This is an optimization exercise on Yosys and OpenROAD, whose aim is small area, not a production implementation.
In this exercise RTL edits were held to simulation tests only and were not proved equivalent to the original.
Some runs may be left out. An edit can pass the tests and still lose a function that they never use.

==> run_1/gate_families.png <==
(2 px per µm)
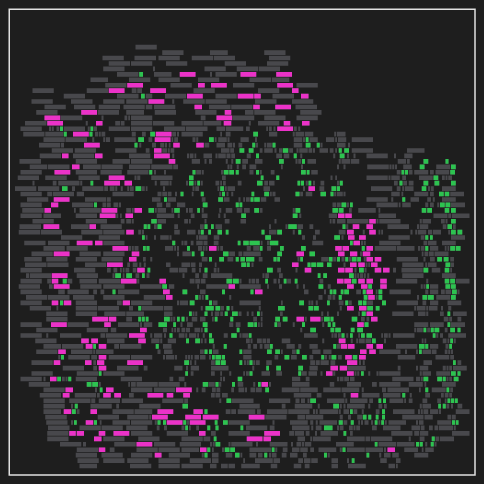
==> run_1/clock_map.png <==
(2 px per µm)
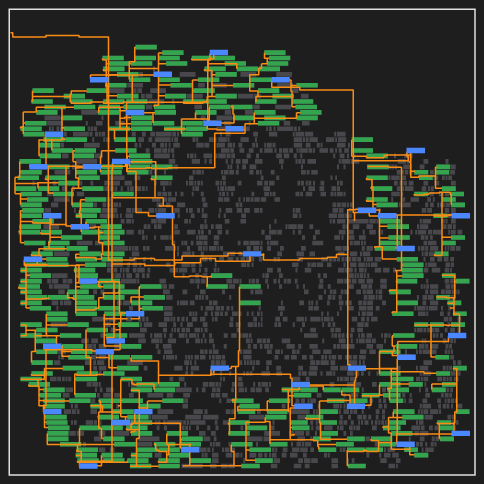
==> run_1/hierarchy.png <==
(2 px per µm) Other sequential cells in the stronger grey, the rest of the logic in the fainter grey.
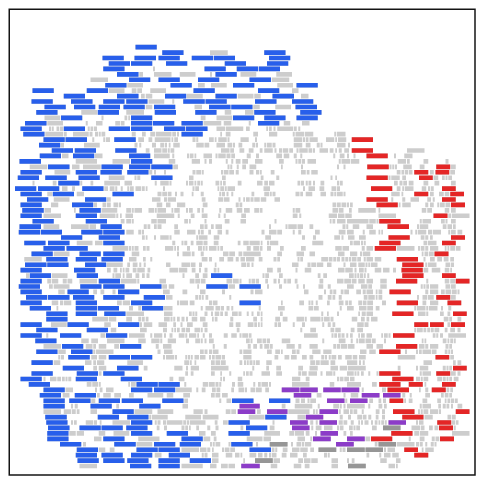
### design/flow/run.sh
#!/bin/bash
# synth_recipe.tcl (not shown) runs the flow's synth.tcl, then flattens the netlist and writes it again
# the make line also repeats each setting of config.mk as NAME=value (left out here)
make -C /OpenROAD-flow-scripts/flow DESIGN_CONFIG=/design/flow/config.mk WORK_HOME=/design/flow/orfs CLKGATE_MAP_FILE= SYNTH_SCRIPT=/design/flow/synth_recipe.tcl finish
### design/flow/config.mk
export PLATFORM = sky130hd
export DESIGN_NAME = gppm_top
export DESIGN_NICKNAME = gppm_top
export VERILOG_FILES = /design/flow/design.v
export SDC_FILE = /design/flow/constraint.sdc
export NUM_CORES = 4
export LEC_CHECK = 0
export CAP_MARGIN = 20
export CORE_MARGIN = 2
export CORE_UTILIZATION = 40
export SLEW_MARGIN = 20
### design/flow/constraint.sdc
create_clock -name core_clock -period 10.0 [get_ports {clk}]
set_input_delay 2.0000 -clock core_clock [delete_from_list [all_inputs] [get_ports {clk}]]
set_output_delay 2.0000 -clock core_clock [all_outputs]
set_load 0.01 [all_outputs]
### design/flow/design.v
`timescale 1ns / 1ps
module FSM (
  input wire clk,
  input wire reset,
  output reg [2:0] ra1,
  output reg [2:0] ra2,
  output wire rf_we,
  output reg [2:0] wa,
  output reg [31:0] imm,
  output reg [1:0] wd_sel,
  output reg [2:0] alu_op,
  output wire ld_we,
  output wire c_enable,
  output wire c_limit_we,
  output wire c_reset,
  input wire isZero,
  input wire limit_reached
);
  parameter 
  init_leds         = 8'b00010000,  
  check_bounds      = 8'b00000000,  
  counter_reset     = 8'b00000100,  
  cut               = 8'b00110000,  
  init_bound        = 8'b01010000,  
  init_counter      = 8'b01110000,  
  init_mask         = 8'b10010000,  
  init_shift_offset = 8'b10110000,  
  left_shift        = 8'b11010000,  
  rotate            = 8'b11110000,  
  set_counter       = 8'b00000010,  
  set_leds          = 8'b00001000,  
  wait_counter      = 8'b00000001;  
  reg [7:0] state;
  reg [7:0] nextstate;
  always @* begin
    nextstate = state;  
    case (state)
      init_leds        : begin
        begin
          nextstate = init_bound;
        end
      end
      check_bounds     : begin
        if (!isZero) begin
          nextstate = counter_reset;
        end
        else if (isZero) begin
          nextstate = cut;
        end
      end
      counter_reset    : begin
        begin
          nextstate = wait_counter;
        end
      end
      cut              : begin
        begin
          nextstate = rotate;
        end
      end
      init_bound       : begin
        begin
          nextstate = init_counter;
        end
      end
      init_counter     : begin
        begin
          nextstate = init_mask;
        end
      end
      init_mask        : begin
        begin
          nextstate = init_shift_offset;
        end
      end
      init_shift_offset: begin
        begin
          nextstate = set_counter;
        end
      end
      left_shift       : begin
        begin
          nextstate = check_bounds;
        end
      end
      rotate           : begin
        begin
          nextstate = counter_reset;
        end
      end
      set_counter      : begin
        begin
          nextstate = set_leds;
        end
      end
      set_leds         : begin
        begin
          nextstate = left_shift;
        end
      end
      wait_counter     : begin
        if (!limit_reached) begin
          nextstate = wait_counter;
        end
        else if (limit_reached) begin
          nextstate = set_leds;
        end
      end
    endcase
  end
  assign c_enable = state[0];
  assign c_limit_we = state[1];
  assign c_reset = state[2];
  assign ld_we = state[3];
  assign rf_we = state[4];
  always @(posedge clk or posedge reset) begin
    if (reset)
      state <= init_leds;
    else
      state <= nextstate;
  end
  always @(posedge clk or posedge reset) begin
    if (reset) begin
      alu_op[2:0] <= 3'b000;
      imm[31:0] <= 32'h0;
      ra1[2:0] <= 3'b000;
      ra2[2:0] <= 3'b000;
      wa[2:0] <= 3'b000;
      wd_sel[1:0] <= 2'b01;
    end
    else begin
      alu_op[2:0] <= 3'b000;  
      imm[31:0] <= 32'h0;  
      ra1[2:0] <= 3'b000;  
      ra2[2:0] <= 3'b000;  
      wa[2:0] <= 3'b000;  
      wd_sel[1:0] <= 2'b00;  
      case (nextstate)
        init_leds        : begin
          wd_sel[1:0] <= 2'b01;
        end
        check_bounds     : begin
          alu_op[2:0] <= 3'b011;
          ra2[2:0] <= 3'b001;
        end
        cut              : begin
          alu_op[2:0] <= 3'b111;
          ra2[2:0] <= 3'b011;
          wd_sel[1:0] <= 2'b10;
        end
        init_bound       : begin
          imm[31:0] <= 32'h100;
          wa[2:0] <= 3'b001;
        end
        init_counter     : begin
          imm[31:0] <= 32'h2710;
          wa[2:0] <= 3'b010;
        end
        init_mask        : begin
          imm[31:0] <= 32'hFF;
          wa[2:0] <= 3'b011;
        end
        init_shift_offset: begin
          imm[31:0] <= 32'h1;
          wa[2:0] <= 3'b100;
        end
        left_shift       : begin
          alu_op[2:0] <= 3'b100;
          ra2[2:0] <= 3'b100;
          wd_sel[1:0] <= 2'b10;
        end
        rotate           : begin
          ra2[2:0] <= 3'b100;
          wd_sel[1:0] <= 2'b10;
        end
        set_counter      : begin
          ra1[2:0] <= 3'b010;
        end
      endcase
    end
  end
endmodule
`timescale 1ns / 1ps
module ALU(
    input [31:0] op1,
    input [31:0] op2,
	 input [2:0] operator,
    output reg [31:0] result,
    output reg isZero
    );
	parameter
		ADD = 3'b000,
		SUB = 3'b001,
		GREATER_THAN = 3'b010,
		LESS_THAN = 3'b011,
		LEFT_SHIFT = 3'b100,
		RIGHT_SHIFT = 3'b101,
		OR = 3'b110,
		AND = 3'b111;
	always @ (op1 or op2 or operator)
	begin
		case(operator)
			ADD: result = op1 + op2;
			SUB: result = op1 - op2;
			GREATER_THAN: result = op1 > op2;
			LESS_THAN: result = op1 < op2;
			LEFT_SHIFT: result = op1 << op2;
			RIGHT_SHIFT: result = op1 >> op2;
			OR: result = op1 | op2;
			AND: result = op1 & op2;
			default: result = 32'hX;
		endcase
	end
	always @ (result)
	begin
		isZero = (result == 0);
	end
endmodule
`timescale 1ns / 1ps
module reg_file(
    input clk,
    input write_enabled,
    input [2:0] ra1,
    input [2:0] ra2,
    input [2:0] wa,
	 input [31:0] wd,
    output[31:0] rd1,
    output [31:0] rd2
    );
	reg [31:0] registers [0:7];
	assign rd1 = registers[ra1];
	assign rd2 = registers[ra2];
	always @ (posedge clk)
	begin
		if(write_enabled)
			registers[wa] <= wd; 
	end
endmodule
`timescale 1ns / 1ps
module counter(
	 input clk,
	 input reset,
    input [31:0] limit,
    input limit_we,
    input enable,
    output reg limit_reached
    );
	reg [31:0] count_limit;
	reg [31:0] count;
	reg counting;
	always @ (posedge clk)
	begin
		counting <= enable && !limit_reached;
		if(reset)
		begin
			count <= 32'b0;
			counting <= 0;
			limit_reached <= 0;
		end
		if(limit_we)
		begin
			count_limit <= limit;
		end
		if(counting)
		begin
			if(count < count_limit)
			begin
				count <= count + 1;
			end
			else
			begin
				counting <= 0;
				limit_reached <= 1;
			end
		end
	end
endmodule
`timescale 1ns / 1ps
module gppm_top (
	input clk,
	input reset,
	input [7:0] sw,
	output reg [7:0] leds
);
reg rf_we;
reg [2:0] ra1;
reg [2:0] ra2;
reg [2:0] wa;
reg [31:0] wd;
reg [31:0] rd1;
reg [31:0] rd2;
wire rf_we_wire;
wire [2:0] ra1_wire;
wire [2:0] ra2_wire;
wire [2:0] wa_wire;
wire [31:0] rd1_wire;
wire [31:0] rd2_wire;
reg_file rf(clk, rf_we, ra1, ra2, wa, wd, rd1_wire, rd2_wire);
reg [2:0] alu_operator;
reg [31:0] alu_result;
reg alu_isZero;
wire [2:0] alu_operator_wire;
wire [31:0] alu_result_wire;
wire alu_isZero_wire;
ALU alu(rd1, rd2, alu_operator, alu_result_wire, alu_isZero_wire);
reg c_reset;
reg [31:0] c_limit;
reg c_limit_we;
reg c_enable;
reg c_limit_reached;
wire c_reset_wire;
wire c_limit_reached_wire;
wire c_limit_we_wire;
wire c_enable_wire;
counter counter(clk, c_reset, c_limit, c_limit_we, c_enable, c_limit_reached_wire);
reg [31:0] imm;
reg [1:0] wd_sel;
reg ld_we;
wire [31:0] imm_wire;
wire [1:0] wd_sel_wire;
wire ld_we_wire;
FSM fsm(clk, reset, ra1_wire, ra2_wire, rf_we_wire, wa_wire, imm_wire, wd_sel_wire, alu_operator_wire, ld_we_wire, c_enable_wire, c_limit_we_wire, c_reset_wire, alu_isZero, c_limit_reached);
always @ (rd1)
begin
	c_limit = rd1;
end
always @ (alu_isZero_wire)
begin
	alu_isZero = alu_isZero_wire;
end
always @ (alu_result_wire)
begin
	alu_result = alu_result_wire;
end
always @ (c_limit_reached_wire)
begin
	c_limit_reached = c_limit_reached_wire;
end
always @ (*)
begin
	ra1 = ra1_wire;
	ra2 = ra2_wire;
	rd1 = rd1_wire;
	rd2 = rd2_wire;
	rf_we = rf_we_wire;
	wa = wa_wire;
	alu_operator = alu_operator_wire;
	ld_we = ld_we_wire;
	c_enable = c_enable_wire;
	c_limit_we = c_limit_we_wire;
	c_reset = c_reset_wire;
end
always @ (posedge clk or posedge reset)
begin
	if(reset)
		leds <= 8'b0;
	else if(ld_we)
		leds <= rd1[7:0];
end
always @ (imm_wire or wd_sel_wire or sw or alu_result or rd1)
begin
	imm = imm_wire;
	wd_sel = wd_sel_wire;
	case(wd_sel)
		2'b00: wd = imm;
		2'b01: wd = sw;
		2'b10: wd = alu_result;
		2'b11: wd = rd1;
		default: wd = 32'hX;
	endcase
end
endmodule
==> qor.yml, run 1 <==
clock_network:
  cts_tree: "built"
  cts_hold_buffers: 0
  post-cts-setup-buffers: 0
  cts-htree-levels: 2
  cts.repair.resized: 0
  clkSinkCount: 353
  numCtsBuffers: 40
  cts_buffer_depth: 3
  path_clk_slew_ns: 0.06
  clockRootBuffer: "clkbuf_16"
min_path:
  hold_depth: 2
  min_path_type: "reg2reg"
  hold_end: "counter.limit_reached"
  hp-start: "counter.counting"
synth:
  synth_top_area_share_pct: 41.6
  synth_edf_count: 288
  syn_nets: 2015
  synth.most_common_cell: "edfxtp_1"
  yosysTopAreaCell: "edfxtp_1"
  netlist_area_um2: 20800
  async_flop_share_pct: 8.78
  synthXorXnorAreaFrac_pct: 0.884
  synth-seq-cells: 353
  synth-simple-area-share_pct: 13.6
  synth_compound_area_share_pct: 14.5
  syn_inst: 1908
  synthFlopType: "edfxtp_1"
  synth_area_leaders: "edfxtp_1 (42%), ha_1 (5.8%), mux4_2 (5.6%), mux2i_1 (4.2%), dfrtp_1 (3.5%)"
  synth_area_per_cell_um2: 10.9
  synth_mux_area_share_pct: 12.7
  synth_top_family_by_area: "compound AO/OA/AOI/OAI gates"
  yosysSeqAreaShare_pct: 48.6
  synth_warnings: 5
  synth_fa_ha_area_share_pct: 5.87
  ys_top_cells_by_count: "edfxtp_1 (288), nor2_1 (170), nand2_1 (117)"
  synth_cell_types: 91
sta:
  hold_slack_ns: 0.499
  setup_tns_ns: 0
  hold_violations: 0
  fmax_ghz: 0.132
  grt_setup_unrepaired: "false"
  fin_ws_ns: 2.43
  maxSlewHeadroom_pct: 26.5
  setup_viol: 0
  worstMarginPinSlew_ns: 1.09
  post-route-min-period_ns: 7.57
  drv_slew: 0
  timing.final.crit_share_pct: 75.7
global_route:
  met3_usage_pct: 4.80
  grt_use_met2_pct: 36.5
  use_met1_pct: 34.7
  grt_max_degree: 75
  overflow: 0
  grt_pass1_wl_mm: 98.5
  groute.usage.overall_pct: 24.3
  grt_pass1_vias: 15400
  top_usage_layer: "met2"
  grt_antenna_before_repair: 0
run:
  drv_cap: 0
routing:
  wl_met3_mm: 4.99
  top_layer_used: "met4"
  ant_nets: 0
  viasPerCell: 6.00
  drt_iter0_drc: 1533
  routedWlPerCell_um: 24.8
  wl_mm: 64.7
  drc_errors: 0
  drt_first_pass_iters: 6
  route.met2.wl_mm: 28.1
  m1WireLength_mm: 29.4
  vias: 15700
cells_and_area:
  regArea_um2: 10100
  flops_and_latches: 353
  num-multi-input-gates: 1342
  n_all_buffers: 51
  mostFrequentLayoutCells: "edfxtp_1 (288), nor2_1 (164), nand2_1 (117)"
  clkCellAreaFrac_pct: 5.71
  drive_gt1_share_pct: 12.8
  largest_reg_flops: 256
  diodes: 0
  largestRegisters: "rf.registers x256, counter.count x32, counter.count_limit x32"
  seq_area_share_pct: 43.8
  regMostFlops: "rf.registers"
  nets: 2013
  inv_count: 118
  final-nonclk-buf-share_pct: 1.84
  final_common_cell: "edfxtp_1"
  area_growth_pct: 11.1
  clkbuf_count: 46
  multi_input_area_share_pct: 43.1
  design_area_um2: 23100
  largest_class: "sequential cells"
  fillerInstances: 4733
  multiInputGateArea_um2: 9960
floorplan:
  start_util_pct: 40.5
  die_height_um: 232
  die_w_um: 232
  tap_cells: 680
  io_pins: 18
  row_count: 83
  core-area_um2: 51400
worst_setup_path:
  path_class: "reg2reg"
  critical_path_depth: 19
  setup.worst_path.end: "fsm.state[2]"
  reg2reg_slack_ns: 2.43
  worstSetupEndpointType: "register"
  crit_chain: "buf_4 -> mux2i_1 -> a22oi_1 -> nand2_1 -> buf_4 -> inv_2 -> ha_1 -> nor3b_1 -> nor3_1 -> a21oi_1 -> o31ai_1 -> o21ai_0 -> xnor2_1 -> a221oi_1 -> nand4_1 -> nor4_1 -> nand4b_1 -> nor3_1 -> o221ai_1"
  cp.required_ns: 10.43
  r2r-end: "fsm.state[2]"
  crit_fanout: 74
  cp-start-kind: "register"
  r2r_start: "fsm.ra2[2]"
  cp_slowest_cell: "dfrtp_4"
  crit_path_start: "fsm.ra2[2]"
  path_buf_inv: 3
  rr_worst_depth: 19
  worst_ep_arrival_time_ns: 8.00
  cp_top_family: "compound AO/OA/AOI/OAI gates"
  max_stage_delay_ns: 0.85
placed_design:
  place_area_um2: 21800
  gp_congestion: 0.998
  placedCellCount: 2544
  hpwl_mm: 46.2
  dp_slack_ns: 2.66
  io_buffers: 17
outcome:
  status: "finished clean"
## Picture notes: gate_families.png
[magenta] multiplexers | cells: 190 | where: widely spread
[green] inverting AOI/OAI gates | cells: 403

## Picture notes: clock_map.png
[orange] clock wires | length: 4810 µm
[green] flip-flops | count: 353
[blue] cells driving clock nets | count: 40
flops lie: widely spread
clock latency on the worst-skew pair: 0.59 ns
clk_skew: 0.0495 ns

## Picture notes: hierarchy.png
[purple] fsm | flops: 23
[blue] rf | flops: 256
[red] counter | flops: 66
fin cells: 2615
Util after Layout: 45.0%
die area: 53900 µm²

==> run_1/cell_classes.png <==
(1.5 px per µm) Fill, decap, tap and diode cells in grey.
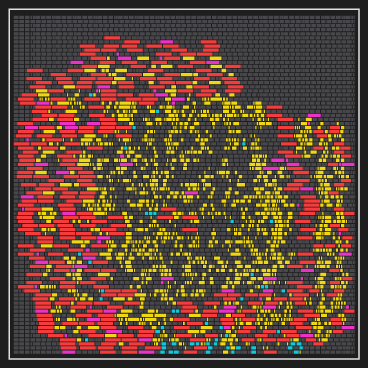

==> inputs of run 2 (changes only) <==
==> design/flow/design.v (replaced) <==
`timescale 1ns / 1ps
module gppm_top (
  input clk,
  input reset,
  input [7:0] sw,
  output [7:0] leds
);
  reg [13:0] c;
  reg [7:0] pat;
  reg shown;
  wire upd = (c == 14'b01011111000111);
  wire sel = pat[6];
  wire cap = ~shown & ~c[5];
  always @(posedge clk) begin
    if (reset)
      c <= 14'b11110101011111;
    else if (upd)
      c <= sel ? 14'b01011101010111 : 14'b01110101011111;
    else
      c <= {c[12:0], c[12] ^ c[13]};
  end
  wire ld_sw = cap & ~upd;
  wire hold = ~cap & ~upd;
  always @(posedge clk)
    pat <= ({8{upd}} & {pat[6:0], pat[7]}) | ({8{ld_sw}} & {sw[0], sw[7:1]}) | ({8{hold}} & pat);
  always @(posedge clk or posedge reset) begin
    if (reset)
      shown <= 1'b0;
    else if (upd)
      shown <= 1'b1;
  end
  assign leds = pat & {8{shown}};
endmodule
--- a/design/flow/config.mk
+++ b/design/flow/config.mk
@@ -8,4 +8,6 @@
 export CAP_MARGIN = 20
 export CORE_MARGIN = 2
 export CORE_UTILIZATION = 40
+export CTS_BUF_LIST = sky130_fd_sc_hd__clkbuf_16
+export CTS_CLUSTER_SIZE = 30
 export SLEW_MARGIN = 20
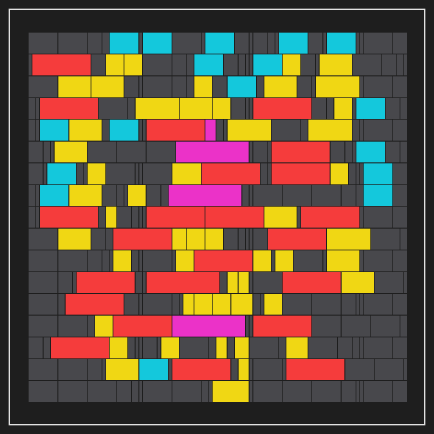
(run_2/cell_classes.png)
(8 px per µm) Fill, decap, tap and diode cells in grey.
[red] flip-flops | cells: 23
[yellow] all other logic | cells: 51
[cyan] other buffers and delay cells | cells: 17
[magenta] clock drivers and dummy loads | cells: 4
Util after Layout: 53.5%
Core Region: 2190 µm²
Final Instance Area: 1170 µm²

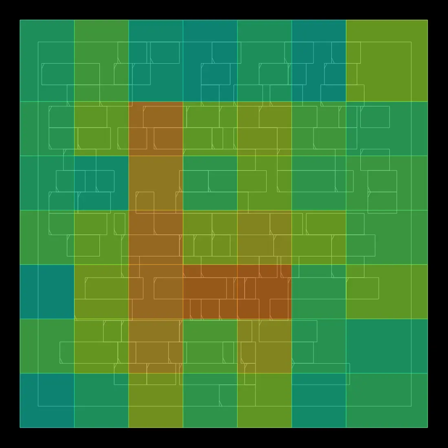
(run_2/final_congestion.png)
GR Layer Usage met2: 22.4%
overall global routing resource usage: 14.4%
GR peak layer: met2

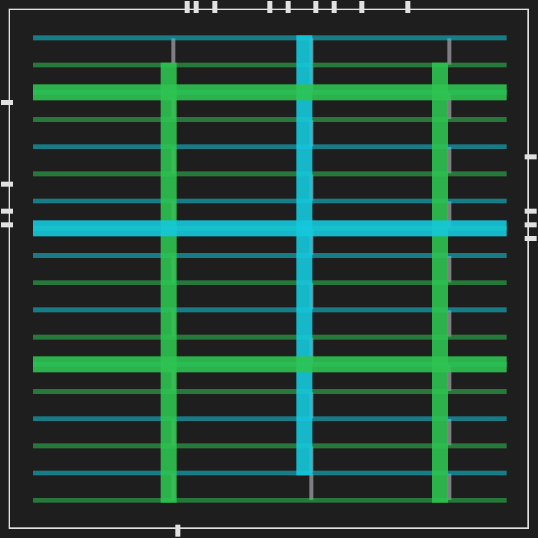
(run_2/pdn.png)
(10 px per µm) Pins as bars on the die edge. Tap cells in grey.
[cyan] VDD
[green] VSS
met5 straps: 3
tap cells: 28
rows: 17

==> qor.yml, run 2 <==
synth:
  syn_inst: 78  # was 1908
  synth_top_area_share_pct: 48.3  # was 41.6%
  ys_top_cells_by_count: "dfxtp_1 (22), mux2_2 (11), and2_1 (8)"  # was edfxtp_1 (288), nor2_1 (170), nand2_1 (117)
  synth_fa_ha_area_share_pct: 1.37  # was 5.87%
  netlist_area_um2: 912  # was 20800 µm²
  synth-simple-area-share_pct: 19.1  # was 13.6%
  synthXorXnorAreaFrac_pct: 0  # was 0.884%
  syn_nets: 89  # was 2015
  synth_area_leaders: "dfxtp_1 (48%), mux2_2 (14%), mux2_4 (8.2%), and2_1 (5.5%), dfrtp_1 (2.7%)"  # was edfxtp_1 (42%), ha_1 (5.8%), mux4_2 (5.6%), mux2i_1 (4.2%), dfrtp_1 (3.5%)
  synth.most_common_cell: "dfxtp_1"  # was edfxtp_1
  synth_top_family_by_area: "multiplexers"  # was compound AO/OA/AOI/OAI gates
  synthFlopType: "dfxtp_1"  # was edfxtp_1
cells_and_area:
  multi_input_area_share_pct: 35.4  # was 43.1%
  diodes: 0  # unchanged
  inv_count: 2  # was 118
  final-nonclk-buf-share_pct: 14.5  # was 1.84%
  final_cells: 123  # was 2615
  area_growth_pct: 28.5  # was 11.1%
  clkCellAreaFrac_pct: 6.72  # was 5.71%
  flops_and_latches: 23  # was 353
  fillerInstances: 206  # was 4733
  regMostFlops: "c"  # was rf.registers
  num-multi-input-gates: 49  # was 1342
  multiInputGateArea_um2: 415  # was 9960 µm²
  largest_class: "sequential cells"  # unchanged
  mostFrequentLayoutCells: "dfxtp_1 (22), clkdlybuf4s50_1 (17), mux2_2 (11)"  # was edfxtp_1 (288), nor2_1 (164), nand2_1 (117)
global_route:
  overflow: 0  # unchanged
  grt_pass1_vias: 609  # was 15.4k
  grt_max_degree: 14  # was 75
  grt_pass1_wl_mm: 2.76  # was 98.5 mm
routing:
  wl_mm: 1.60  # was 64.7 mm
  ant_nets: 0  # unchanged
  vias: 595  # was 15.7k
  viasPerCell: 4.84  # was 6.00
  drc_errors: 0  # unchanged
  m1WireLength_um: 763  # was 29.4 mm
  routedWlPerCell_um: 13.0  # was 24.8 µm
  route.met2.wl_um: 758  # was 28.1 mm
worst_setup_path:
  cp-start-kind: "register"  # unchanged
  crit_path_start: "shown"  # was fsm.ra2[2]
  crit_chain: "and2_1 -> clkdlybuf4s50_1"  # was buf_4 -> mux2i_1 -> a22oi_1 -> nand2_1 -> buf_4 -> inv_2 -> ha_1 -> nor3b_1 -> nor3_1 -> a21oi_1 -> o31ai_1 -> o21ai_0 -> xnor2_1 -> a221oi_1 -> nand4_1 -> nor4_1 -> nand4b_1 -> nor3_1 -> o221ai_1
  worstSetupEndpointType: "output port"  # was register
  path_class: "reg2out"  # was reg2reg
  crit_fanout: 10  # was 74
  path_buf_inv: 1  # was 3
  reg2reg_slack_ns: 8.09  # was 2.43 ns
  rr_worst_depth: 3  # was 19
  setup.worst_path.end: "leds[7]"  # was fsm.state[2]
  max_stage_delay_ns: 0.53  # was 0.85 ns
  worst_ep_arrival_time_ns: 1.44  # was 8.00 ns
  cp_slowest_cell: "clkdlybuf4s50_1"  # was dfrtp_4
sta:
  post-route-min-period_ns: 3.44  # was 7.57 ns
  timing.final.crit_share_pct: 34.4  # was 75.7%
  hold_violations: 0  # unchanged
  fmax_ghz: 0.291  # was 0.132 GHz
  skew_ns: 0.00179  # was 0.0495 ns
  setup_tns_ns: 0  # unchanged
  hold_slack_ns: 0.446  # was 0.499 ns
floorplan:
  tap_cells: 28  # was 680
  die_height_um: 51.8  # was 232 µm
  row_count: 17  # was 83
  start_util_pct: 41.6  # was 40.5%
  die_w_um: 51.8  # was 232 µm
run:
  drv_cap: 0  # unchanged
placed_design:
  hpwl_mm: 1.17  # was 46.2 mm
  placedCellCount: 119  # was 2544
  gp_congestion: 0.783  # was 0.998
  dp_slack_ns: 6.83  # was 2.66 ns
min_path:
  min_path_type: "reg2reg"  # unchanged
  hp-start: "c[11]"  # was counter.counting
clock_network:
  cts_tree: "built"  # unchanged
  cts-htree-levels: 1  # was 2
  post-cts-setup-buffers: 0  # unchanged
  clkSinkCount: 23  # was 353
  numCtsBuffers: 3  # was 40
  path_clk_slew_ns: 0.06  # about the same
outcome:
  status: "finished clean"  # unchanged
==> run_2/clock_map.png <==
(10 px per µm)
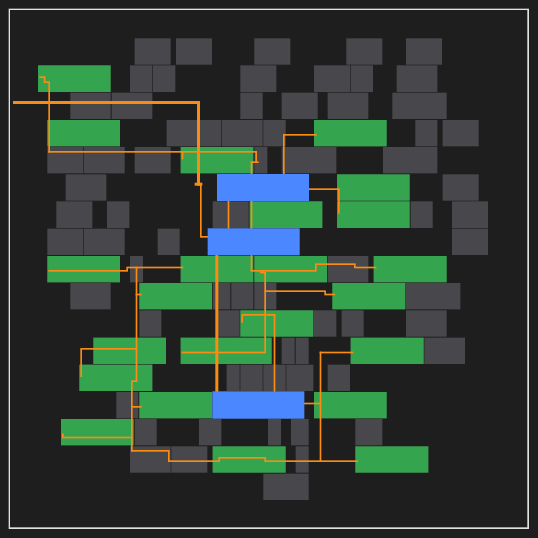

--- run 3 (changed files replaced; the others as in run 2) ---
removed: design/flow/run.sh
==> design/flow/flow/run.sh <==
#!/bin/bash
# Own layout flow: the standard synthesis, then its combinational logic re-mapped
# by ABC for area (registers kept as synthesised: same names and cells), checked
# equivalent to the standard netlist, then the standard ORFS flow from floorplan
# on, with the smallest buffer on the ports.
set -euo pipefail
W=$(pwd)
F=$W/flow
R=$W/orfs/results/$FLOW_PLATFORM/gppm_top/base
LIB=$FLOW_HOME/platforms/$FLOW_PLATFORM/lib/sky130_fd_sc_hd__tt_025C_1v80.lib

bash standard.sh synth > $W/log_synth.txt 2>&1

mkdir -p $W/remap
cd $W/remap
cp $R/1_2_yosys.v std_1_2_yosys.v
python3 $F/libmodels.py $LIB cells_models.v > $W/log_libmodels.txt 2>&1
DU=$(sed -n '/DONT_USE_CELLS/,/^$/p' $FLOW_HOME/platforms/$FLOW_PLATFORM/config.mk \
  | grep -oE 'sky130_fd_sc_hd__\w+' | sed 's/^/-dont_use /' | tr '\n' ' ')
cat > remap.ys <<EOF
read_verilog cells_models.v
read_verilog std_1_2_yosys.v
hierarchy -top $FLOW_TOP
flatten
hierarchy -top $FLOW_TOP
rename -hide w:*.*
techmap
opt -fast
abc -liberty $LIB $DU -script $F/remap.abc
opt_clean -purge
splitnets
opt_clean -purge
hilomap -singleton -hicell sky130_fd_sc_hd__conb_1 HI -locell sky130_fd_sc_hd__conb_1 LO
read_liberty -lib -ignore_redef $LIB
tee -o remap_stat.txt stat -liberty $LIB
check -assert -mapped
write_verilog -noattr -nohex -nodec -selected remapped.v
EOF
cat > equiv.ys <<EOF
read_liberty -ignore_miss_func $LIB
read_verilog std_1_2_yosys.v
rename $FLOW_TOP gold
read_verilog remapped.v
rename $FLOW_TOP gate
flatten
rename -hide w:_*
async2sync
opt_clean
equiv_make gold gate equiv
hierarchy -top equiv
equiv_simple -seq 2
equiv_induct
equiv_status -assert
EOF
if yosys -s remap.ys > $W/log_remap.txt 2>&1 && yosys -s equiv.ys > $W/log_equiv.txt 2>&1; then
  cp remapped.v $R/1_2_yosys.v
  echo "using the re-mapped netlist" > $W/log_choice.txt
else
  echo "re-mapping failed or not proven equivalent: using the standard netlist" > $W/log_choice.txt
fi
cd $W

bash standard.sh "BUFFER_PORTS_ARGS=-buffer_cell sky130_fd_sc_hd__buf_1" finish > $W/log_finish.txt 2>&1
==> design/flow/flow/libmodels.py <==
#!/usr/bin/env python3
"""Write Verilog models of a liberty file's cells: combinational cells as assign
statements, every other cell (flip-flops, latches, tristates) as a blackbox."""
import re, sys
lib, out = sys.argv[1], sys.argv[2]
txt = open(lib).read()

def blocks(s, kw):
    # yield (name, body) of top-level "kw (name) { ... }" groups in s
    for m in re.finditer(r'\b%s\s*\(\s*"?([\w\[\]]+)"?\s*\)\s*\{' % kw, s):
        i = m.end(); d = 1
        while d:
            c = s[i]
            if c == '{': d += 1
            elif c == '}': d -= 1
            i += 1
        yield m.group(1), s[m.end():i - 1], m.start(), i

def vexpr(f):
    f = f.replace('"', '').strip()
    toks = re.findall(r"[A-Za-z_]\w*|[!&|^()'+*]|1|0", f)
    outt = []; prev = None
    for t in toks:
        operand_start = re.match(r'[A-Za-z_]|\(|!|1|0', t)
        if prev is not None and operand_start and (re.match(r"[A-Za-z_\d]", prev) or prev in (')', "'")):
            outt.append('&')
        if t == "'":
            # postfix not: wrap previous operand
            outt.append("^1'b1")
        elif t == '!': outt.append('~')
        elif t == '+': outt.append('|')
        elif t == '*': outt.append('&')
        elif t in ('1', '0'): outt.append("1'b" + t)
        else: outt.append(t)
        prev = t
    return ' '.join(outt)

res = []
cells = list(blocks(txt, 'cell'))
for name, body, _, _ in cells:
    # strip nested pin groups to get cell-level attributes
    pins = [(pn, pb) for pn, pb, _, _ in blocks(body, 'pin')]
    seq = re.search(r'\b(ff|latch|statetable|ff_bank|latch_bank)\s*\(', body) is not None
    ports = []
    for pn, pb in pins:
        d = re.search(r'direction\s*:\s*"?(\w+)"?', pb)
        if not d: continue
        fn = re.search(r'\bfunction\s*:\s*"([^"]*)"', pb)
        tri = re.search(r'three_state', pb)
        if d.group(1) not in ('input','output','inout'): continue
        if any(q[0] == pn for q in ports): continue
        ports.append((pn, d.group(1), fn.group(1) if fn else None, tri))
    if not ports: continue
    comb = not seq and all(p[2] for p in ports if p[1] == 'output') and not any(p[3] for p in ports) \
        and any(p[1] == 'output' for p in ports)
    decl = ', '.join(p[0] for p in ports)
    lines = []
    if not comb: lines.append('(* blackbox *)')
    lines.append('module %s(%s);' % (name, decl))
    for pn, d, fn, _ in ports:
        lines.append('  %s %s;' % ({'input': 'input', 'output': 'output', 'inout': 'inout'}[d], pn))
    if comb:
        for pn, d, fn, _ in ports:
            if d == 'output':
                lines.append('  assign %s = %s;' % (pn, vexpr(fn)))
    lines.append('endmodule')
    res.append('\n'.join(lines))
open(out, 'w').write('\n'.join(res) + '\n')
==> design/flow/flow/remap.abc <==
strash
&get -n
&dch -f
&nf -R 1000
&put
topo
==> design/flow/standard.sh <==
#!/bin/bash
# synth_recipe.tcl (not shown) runs the flow's synth.tcl, then flattens the netlist and writes it again
# the make line also repeats each setting of config.mk as NAME=value (left out here)
make -C /OpenROAD-flow-scripts/flow DESIGN_CONFIG=/design/flow/config.mk WORK_HOME=/design/flow/orfs CLKGATE_MAP_FILE= SYNTH_SCRIPT=/design/flow/synth_recipe.tcl "${@:-finish}"
==> design/flow/config.mk <==
export PLATFORM = sky130hd
export DESIGN_NAME = gppm_top
export DESIGN_NICKNAME = gppm_top
export VERILOG_FILES = /design/flow/design.v
export SDC_FILE = /design/flow/constraint.sdc
export NUM_CORES = 4
export LEC_CHECK = 0
export CAP_MARGIN = 20
export CORE_AREA = 3 3 63 63
export CTS_BUF_LIST = sky130_fd_sc_hd__clkbuf_8
export DIE_AREA = 0 0 66 66
export SLEW_MARGIN = 20
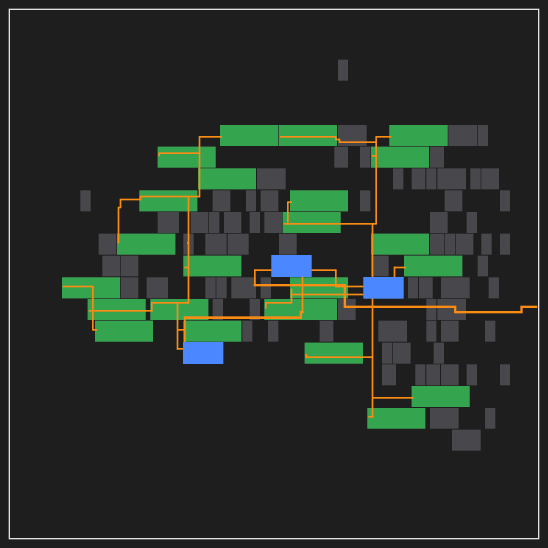
(run_3/clock_map.png)
(8 px per µm)
[blue] cells driving clock nets | count: 3
[orange] clock wires | length: 260 µm
[green] flip-flops | count: 23
routed clock nets: 4

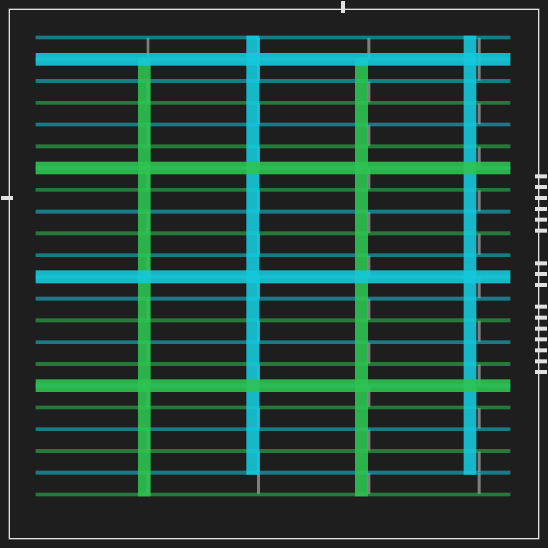
(run_3/pdn.png)
(8 px per µm) Pins as bars on the die edge. Tap cells in grey.
[cyan] VDD
[green] VSS
signal pins: 18
tap cells: 46

==> qor.yml, run 3 <==
outcome:
  status: "finished clean"  # unchanged
synth:
  syn_nets: 92  # was 89
  syn_inst: 82  # was 78
  synth_warnings: 1  # unchanged
  netlist_area_um2: 821  # was 912 µm²
routing:
  route.met2.wl_um: 631  # was 758 µm
  viasPerCell: 4.15  # was 4.84
  wl_met3_um: 145  # was 49 µm
  drc_errors: 0  # unchanged
  routedWlPerCell_um: 10.4  # was 13.0 µm
  wl_mm: 1.55  # was 1.60 mm
  top_layer_used: "met3"  # was met4
  drt_first_pass_iters: 3  # unchanged
floorplan:
  dieArea_um2: 4360  # was 2680 µm²
  die_w_um: 66  # was 51.8 µm
  die_height_um: 66  # was 51.8 µm
  row_count: 21  # was 17
cells_and_area:
  diodes: 0  # unchanged
  multiInputGateArea_um2: 344  # was 415 µm²
  inv_count: 3  # was 2
  clkCellAreaFrac_pct: 4.56  # was 6.72%
  largestRegisters: "c x14, pat x8, shown x1"  # unchanged
  clkbuf_count: 3  # unchanged
  final_cells: 149  # was 123
  multi_input_area_share_pct: 34.9  # was 35.4%
  largest_reg_flops: 14  # unchanged
  mostFrequentLayoutCells: "dfxtp_1 (22), buf_1 (17), nor2_1 (10)"  # was dfxtp_1 (22), clkdlybuf4s50_1 (17), mux2_2 (11)
  num-multi-input-gates: 56  # was 49
  nets: 114  # was 107
  regMostFlops: "c"  # unchanged
  n_all_buffers: 17  # unchanged
  fillerInstances: 373  # was 206
  flops_and_latches: 23  # unchanged
  final-nonclk-buf-share_pct: 6.46  # was 14.5%
sta:
  grt_setup_unrepaired: "false"  # unchanged
  fin_ws_ns: 6.94  # was 6.56 ns
  drv_slew: 0  # unchanged
  setup_viol: 0  # unchanged
  timing.final.crit_share_pct: 30.6  # was 34.4%
  worstMarginPinSlew_ns: 0.862  # was 0.696 ns
  post-route-min-period_ns: 3.06  # was 3.44 ns
  setup_tns_ns: 0  # unchanged
  maxSlewHeadroom_pct: 42.3  # was 53.5%
  hold_slack_ns: 0.432  # was 0.446 ns
global_route:
  grt_pass1_vias: 603  # was 609
  met3_usage_pct: 4.25  # was 2.59%
  grt_max_degree: 21  # was 14
  overflow: 0  # unchanged
  grt_pass1_wl_mm: 2.63  # was 2.76 mm
  groute.usage.overall_pct: 7.80  # was 14.4%
  grt_use_met2_pct: 11.6  # was 22.4%
  use_met1_pct: 10.0  # was 19.2%
worst_setup_path:
  crit_chain: "and2_0 -> buf_1"  # was and2_1 -> clkdlybuf4s50_1
  max_stage_delay_ns: 0.48  # was 0.53 ns
  path_buf_inv: 1  # unchanged
  crit_path_start: "shown"  # unchanged
  setup.worst_path.end: "leds[6]"  # was leds[7]
  cp_slowest_cell: "dfrtp_1"  # was clkdlybuf4s50_1
  r2r-end: "c[11]"  # was pat[4]
  path_class: "reg2out"  # unchanged
  worstSetupEndpointType: "output port"  # unchanged
  r2r_start: "c[2]"  # was c[5]
  cp-start-kind: "register"  # unchanged
  rr_worst_depth: 6  # was 3
clock_network:
  cts.repair.resized: 0  # unchanged
  cts-htree-levels: 1  # unchanged
  numCtsBuffers: 3  # unchanged
  cts_buffer_depth: 2  # unchanged
  clockRootBuffer: "clkbuf_8"  # was clkbuf_16
  cts_tree: "built"  # unchanged
  clkSinkCount: 23  # unchanged
placed_design:
  hpwl_mm: 1.18  # was 1.17 mm
  io_buffers: 17  # unchanged
  placedCellCount: 145  # was 119
run:
  drv_cap: 0  # unchanged
min_path:
  min_path_type: "reg2reg"  # unchanged
  hp-start: "c[9]"  # was c[11]
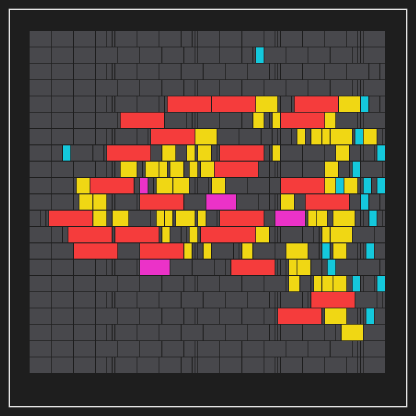
(run_3/cell_classes.png)
(6 px per µm) Fill, decap, tap and diode cells in grey.
[magenta] clock drivers and dummy loads | cells: 4
[yellow] all other logic | cells: 59
[cyan] other buffers and delay cells | cells: 17
[red] flip-flops | cells: 23

==> run_3/gate_families.png <==
(8 px per µm)
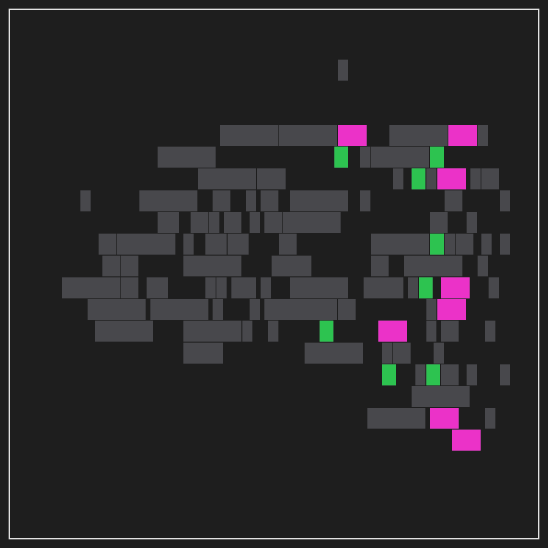

## Run 4: files that changed since run 3, shown whole
removed: design/flow/flow/libmodels.py
removed: design/flow/flow/remap.abc
==> design/flow/design.v <==
`timescale 1ns / 1ps
module gppm_top (
  input clk,
  input reset,
  input [7:0] sw,
  output [7:0] leds
);
  localparam [13:0] M  = 14'd5461;
  localparam [7:0]  PI = 8'hFF;
  localparam [13:0] T  = 14'b01111100011111;
  localparam [13:0] R  = 14'b11010101111100;
  localparam [13:0] S1 = 14'b11010101111110;
  localparam [13:0] S2 = 14'b01110101011111;
  reg [13:0] q;
  reg [7:0] p;
  reg shown_n;   
  wire shown = ~shown_n;
  wire [13:0] c = q ^ M;
  wire [7:0] pat = p ^ PI;
  wire upd = (c == T);
  wire sel = pat[6];
  wire cap = ~shown & ~c[7];
  reg [13:0] c_next;
  always @* begin
    if (reset)
      c_next = R;
    else if (upd)
      c_next = sel ? S2 : S1;
    else
      c_next = {c[12:0], c[12] ^ c[13]};
  end
  always @(posedge clk)
    q <= c_next ^ M;
  wire [7:0] pat_next = ({8{upd}} & {pat[6:0], pat[7]}) |
                        ({8{cap & ~upd}} & {sw[0], sw[7:1]}) |
                        ({8{~cap & ~upd}} & pat);
  always @(posedge clk)
    p <= pat_next ^ PI;
  always @(posedge clk or posedge reset) begin
    if (reset)
      shown_n <= 1'b1;
    else if (upd)
      shown_n <= 1'b0;
  end
  assign leds = pat & {8{shown}};
endmodule
==> design/flow/flow/run.sh <==
#!/bin/bash
# Own layout flow: the standard synthesis, then an area-oriented re-synthesis of
# the same RTL (flow/mysynth.py: its registers renamed to the standard
# synthesis's, and proven equivalent to the standard netlist with Yosys), then
# the standard ORFS flow from floorplan on, with the smallest buffer on the ports.
set -euo pipefail
W=$(pwd)
F=$W/flow
R=$W/orfs/results/$FLOW_PLATFORM/gppm_top/base
LIB=$FLOW_HOME/platforms/$FLOW_PLATFORM/lib/sky130_fd_sc_hd__tt_025C_1v80.lib

bash standard.sh synth > $W/log_synth.txt 2>&1

mkdir -p $W/mysynth
cd $W/mysynth
cp $R/1_2_yosys.v std_1_2_yosys.v
if python3 $F/mysynth.py $W/mysynth/std_1_2_yosys.v $FLOW_DESIGN $LIB $FLOW_TOP $F $W/mysynth/chosen.v \
    > $W/log_mysynth.txt 2>&1; then
  cp chosen.v $R/1_2_yosys.v
fi
cd $W

bash standard.sh "BUFFER_PORTS_ARGS=-buffer_cell sky130_fd_sc_hd__buf_1" finish > $W/log_finish.txt 2>&1
==> design/flow/flow/abc_a.abc <==
strash
&get -n
&dch -f
&nf -R 1000
&put
topo
==> design/flow/flow/abc_b.abc <==
strash
dch -f
map -a
topo
==> design/flow/flow/abc_c.abc <==
strash
&get -n
&st
&synch2
&nf -R 1000
&put
topo
==> design/flow/flow/abc_d.abc <==
strash
&get -n
&dch -f
&nf -R 1000
&put
mfs2 -a
strash
&get -n
&dch -f
&nf -R 1000
&put
topo
==> design/flow/flow/mysynth.py <==
#!/usr/bin/env python3
"""Area-oriented re-synthesis for the own flow.

Synthesises the design again from design.v with Yosys and an area-oriented ABC
script, renames its registers to the standard synthesis's names (same register
bits, same cells), proves the result equivalent to the standard netlist with
Yosys's equiv passes, and writes the smallest proven netlist. Falls back to the
standard netlist if no candidate is proven.
usage: mysynth.py STD_NETLIST DESIGN_V LIB TOP FLOWDIR OUT_NETLIST"""
import os, re, subprocess, sys

std, design, lib, top, fdir, out = sys.argv[1:7]
cfg = open(os.path.join(os.environ['FLOW_HOME'], 'platforms', os.environ['FLOW_PLATFORM'], 'config.mk')).read()
m = re.search(r'DONT_USE_CELLS\s*\+?=((?:.*\\\n)*.*)', cfg)
dont = re.findall(r'sky130_fd_sc_hd__\w+', m.group(1)) if m else []
du = ' '.join('-dont_use %s' % c for c in dont)

def sh(cmd, log):
    with open(log, 'w') as f:
        return subprocess.run(cmd, shell=True, stdout=f, stderr=subprocess.STDOUT).returncode

FF = re.compile(r'^(\s*)(sky130_fd_sc_hd__\w+)\s+(\\\S+|\w+)\s*\((.*?)\);', re.M | re.S)
SEQ = re.compile(r'sky130_fd_sc_hd__(df|edf|sdf|sedf|dl)')
def flops(text):
    """(type, name, Q net) of each register cell"""
    res = []
    for mo in FF.finditer(text):
        if SEQ.match(mo.group(2)):
            q = re.search(r'\.Q\(\s*(\\\S+|[\w\[\]]+)\s*\)', mo.group(4))
            res.append((mo.group(2), mo.group(3), q.group(1) if q else None))
    return res

def base(t):
    return re.sub(r'_\d+$', '', t)

std_text = open(std).read()
std_ff = flops(std_text)
std_by_q = {q: (t, n) for t, n, q in std_ff}

scripts = sorted(f for f in os.listdir(fdir) if f.startswith('abc_') and f.endswith('.abc'))
best = None
for s in scripts:
    tag = s[:-4]
    net = 'my_%s.v' % tag
    ys = f"""read_verilog -sv {design}
hierarchy -check -top {top}
synth -top {top} -flatten -nofsm -noshare
dfflibmap -liberty {lib} {du}
opt
abc -liberty {lib} {du} -script {os.path.join(fdir, s)}
opt_clean -purge
splitnets
opt_clean -purge
hilomap -singleton -hicell sky130_fd_sc_hd__conb_1 HI -locell sky130_fd_sc_hd__conb_1 LO
read_liberty -lib -ignore_redef {lib}
check -assert -mapped
tee -o stat_{tag}.txt stat -liberty {lib}
write_verilog -noattr -nohex -nodec -selected {net}
"""
    open('synth_%s.ys' % tag, 'w').write(ys)
    if sh('yosys -s synth_%s.ys' % tag, 'log_synth_%s.txt' % tag):
        print(tag, 'synthesis failed'); continue
    text = open(net).read()
    my_ff = flops(text)
    ok = len(my_ff) == len(std_ff)
    ren = {}
    for t, n, q in my_ff:
        if q not in std_by_q or base(std_by_q[q][0]) != base(t):
            ok = False; break
        ren[n] = std_by_q[q]
    if not ok or len(set(v[1] for v in ren.values())) != len(std_ff):
        print(tag, 'registers do not pair with the standard synthesis'); continue
    def sub(mo):
        t, n = mo.group(2), mo.group(3)
        if SEQ.match(t) and n in ren:
            return mo.group(1) + ren[n][0] + ' ' + ren[n][1] + ' (' + mo.group(4) + ');'
        return mo.group(0)
    text = FF.sub(sub, text)
    ren_net = 'ren_%s.v' % tag
    open(ren_net, 'w').write(text)
    eq = f"""read_liberty -ignore_miss_func {lib}
read_verilog {std}
rename {top} gold
read_verilog {ren_net}
rename {top} gate
flatten
rename -hide w:_*
async2sync
opt_clean
equiv_make gold gate equiv
hierarchy -top equiv
equiv_simple -seq 2
equiv_induct
equiv_status -assert
"""
    open('equiv_%s.ys' % tag, 'w').write(eq)
    if sh('yosys -s equiv_%s.ys' % tag, 'log_equiv_%s.txt' % tag):
        print(tag, 'not proven equivalent'); continue
    area = float(re.search(r'Chip area for module .*?: ([\d.]+)', open('stat_%s.txt' % tag).read()).group(1))
    print(tag, 'proven, area', area)
    if best is None or area < best[0]:
        best = (area, ren_net)
if best:
    print('using', best[1])
    open(out, 'w').write(open(best[1]).read())
else:
    print('no candidate proven: keeping the standard netlist')
    sys.exit(1)
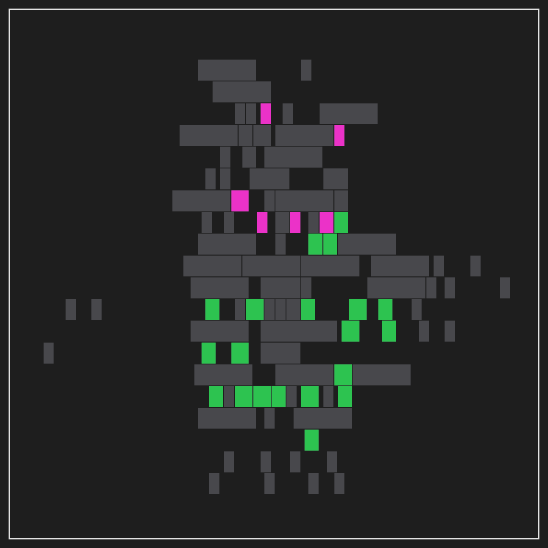
(run_4/gate_families.png)
(8 px per µm)
[magenta] NAND gates | cells: 6
[green] inverting AOI/OAI gates | cells: 20

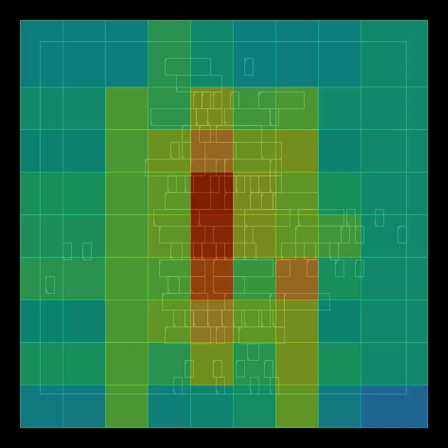
(run_4/final_congestion.png)
met1 Use GR: 9.13%
met3 usage: 1.19%

==> qor.yml, run 4 <==
synth:
  netlist_area_um2: 721  # was 821 µm²
  syn_nets: 87  # was 92
  syn_inst: 77  # was 82
  synth_area_per_cell_um2: 9.36  # was 10.0 µm²
  synth_warnings: 1  # unchanged
outcome:
  status: "finished clean"  # unchanged
worst_setup_path:
  cp_slowest_cell: "dfstp_2"  # was dfrtp_1
  rr_worst_depth: 7  # was 6
  worstSetupEndpointType: "output port"  # unchanged
  max_stage_delay_ns: 0.63  # was 0.48 ns
  reg2reg_slack_ns: 7.87  # was 7.95 ns
  setup.worst_path.end: "leds[0]"  # was leds[6]
  cp_top_family: "flip-flops"  # unchanged
  crit_path_start: "shown_n"  # was shown
  r2r-end: "p[0]"  # was c[11]
  crit_chain: "nor2_1 -> buf_1"  # was and2_0 -> buf_1
  path_class: "reg2out"  # unchanged
  cp.required_ns: 8.00  # about the same
  path_buf_inv: 1  # unchanged
  r2r_start: "q[7]"  # was c[2]
  cp-start-kind: "register"  # unchanged
  crit_fanout: 9  # was 10
  critical_path_depth: 2  # unchanged
  worst_ep_arrival_time_ns: 1.11  # was 1.06 ns
cells_and_area:
  fillerInstances: 370  # was 373
  mostFrequentLayoutCells: "dfxtp_1 (22), nor2_1 (19), buf_1 (17)"  # was dfxtp_1 (22), buf_1 (17), nor2_1 (10)
  final-nonclk-buf-share_pct: 7.18  # was 6.46%
  largest_class: "sequential cells"  # unchanged
  regMostFlops: "q"  # was c
  area_growth_pct: 23.3  # was 20.3%
  inv_count: 3  # unchanged
  final_core_util_pct: 26.2  # was 29.1%
  n_all_buffers: 17  # unchanged
  final_common_cell: "dfxtp_1"  # unchanged
  num-multi-input-gates: 51  # was 56
  design_area_um2: 888  # was 987 µm²
  largest_reg_flops: 14  # unchanged
  largestRegisters: "q x14, p x8, shown_n x1"  # was c x14, pat x8, shown x1
  multiInputGateArea_um2: 243  # was 344 µm²
  clkCellAreaFrac_pct: 5.21  # was 4.56%
  diodes: 0  # unchanged
  flops_and_latches: 23  # unchanged
  clkbuf_count: 3  # unchanged
  drive_gt1_share_pct: 5.10  # was 2.91%
  regArea_um2: 467  # was 465 µm²
  multi_input_area_share_pct: 27.3  # was 34.9%
  final_cells: 144  # was 149
  seq_area_share_pct: 52.5  # was 47.1%
  nets: 109  # was 114
sta:
  maxSlewHeadroom_pct: 40.9  # was 42.3%
  setup_viol: 0  # unchanged
  skew_ns: 0.00302  # was 0.00453 ns
  post-route-min-period_ns: 3.11  # was 3.06 ns
  setup_tns_ns: 0  # unchanged
  fin_ws_ns: 6.89  # was 6.94 ns
  hold_slack_ns: 0.390  # was 0.432 ns
  fmax_ghz: 0.322  # was 0.327 GHz
  timing.final.crit_share_pct: 31.1  # was 30.6%
  hold_violations: 0  # unchanged
  grt_setup_unrepaired: "false"  # unchanged
  worstMarginPinSlew_ns: 0.880  # was 0.862 ns
  drv_slew: 0  # unchanged
placed_design:
  io_buffers: 17  # unchanged
  place_area_um2: 842  # was 942 µm²
  dp_slack_ns: 7.19  # was 7.15 ns
  placedCellCount: 140  # was 145
  hpwl_mm: 1.17  # was 1.18 mm
  gp_congestion: 0.782  # was 0.779
routing:
  wl_met3_um: 107  # was 145 µm
  vias: 622  # was 618
  route.met2.wl_um: 676  # was 631 µm
  drt_iter0_drc: 33  # was 26
  ant_nets: 0  # unchanged
  routedWlPerCell_um: 10.4  # about the same
  m1WireLength_um: 665  # was 772 µm
  wl_mm: 1.50  # was 1.55 mm
  drc_errors: 0  # unchanged
  drt_first_pass_iters: 4  # was 3
  top_layer_used: "met4"  # was met3
  viasPerCell: 4.32  # was 4.15
global_route:
  grt_max_degree: 14  # was 21
  grt_pass1_vias: 567  # was 603
  grt_pass1_wl_mm: 2.43  # was 2.63 mm
  groute.usage.overall_pct: 7.35  # was 7.80%
  overflow: 0  # unchanged
  top_usage_layer: "met2"  # unchanged
  grt_antenna_before_repair: 0  # unchanged
  grt_use_met2_pct: 11.4  # was 11.6%
floorplan:
  die_w_um: 66  # unchanged
  dieArea_um2: 4360  # unchanged
  io_pins: 18  # unchanged
  start_util_pct: 21.3  # was 24.2%
  die_height_um: 66  # unchanged
  row_count: 21  # unchanged
  tap_cells: 46  # unchanged
  core-area_um2: 3390  # unchanged
min_path:
  min_path_type: "reg2reg"  # unchanged
  hp-start: "q[2]"  # was c[9]
  hold_end: "q[3]"  # was c[10]
  hold_depth: 1  # was 2
clock_network:
  cts_buffer_depth: 2  # unchanged
  clk_latency_ns: 0.26  # about the same
  cts.repair.resized: 0  # unchanged
  clkSinkCount: 23  # unchanged
  path_clk_slew_ns: 0.08  # about the same
  cts-htree-levels: 1  # unchanged
  cts_tree: "built"  # unchanged
  clockRootBuffer: "clkbuf_8"  # unchanged
  numCtsBuffers: 3  # unchanged
  cts_hold_buffers: 0  # unchanged
  post-cts-setup-buffers: 0  # unchanged
run:
  drv_cap: 0  # unchanged
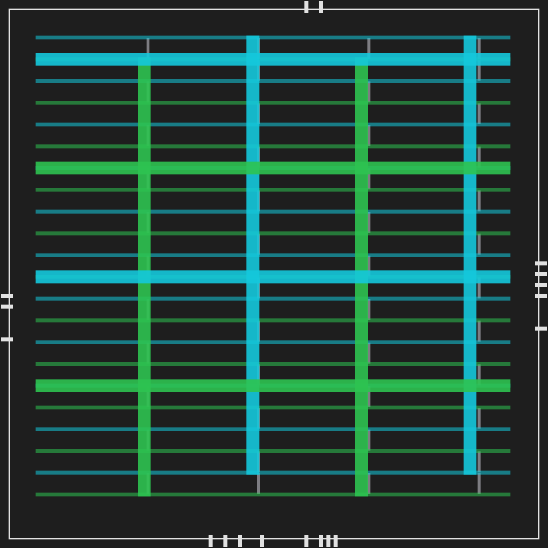
(run_4/pdn.png)
(8 px per µm) Pins as bars on the die edge. Tap cells in grey.
[cyan] VDD
[green] VSS
rows: 21
tap cells: 46
met4 straps: 4
met5 straps: 4
signal pins: 18

==> static timing again, ports no longer ideal <==
No port has a modelled driver above. Below, the same layouts with a new extraction and two added sets of constraints. Step 1 (the two cells are an assumption about what drives the block):
set clk [get_ports {clk}]
set_driving_cell -lib_cell sky130_fd_sc_hd__clkbuf_16 $clk
set_driving_cell -lib_cell sky130_fd_sc_hd__buf_2 [delete_from_list [all_inputs] $clk]
Step 2 moves the port delays by t, midway between the first and last clock arrival at a register: inputs arrive t later, outputs are due t later. That takes back most of the time a late clock gives input paths. Slacks: no drivers / after step 1 / after step 2; pairs: no drivers / after step 1.
run | t (ns) | setup slack, ns | hold slack, ns | latest minus earliest clock arrival (ns) | cell pins on the clock port's net
run 1 | 0.631 | 2.434 / 2.434 / 2.434 | 0.499 / 0.499 / 0.499 | 0.050 / 0.049 | 1
run 2 | 0.277 | 6.562 / 6.536 / 6.813 | 0.446 / 0.446 / 0.446 | 0.002 / 0.002 | 1
run 3 | 0.280 | 6.940 / 6.916 / 7.161 | 0.432 / 0.432 / 0.432 | 0.005 / 0.005 | 1
run 4 | 0.282 | 6.893 / 6.870 / 7.153 | 0.390 / 0.390 / 0.390 | 0.003 / 0.003 | 1
After both steps setup and hold are still met in every run listed.
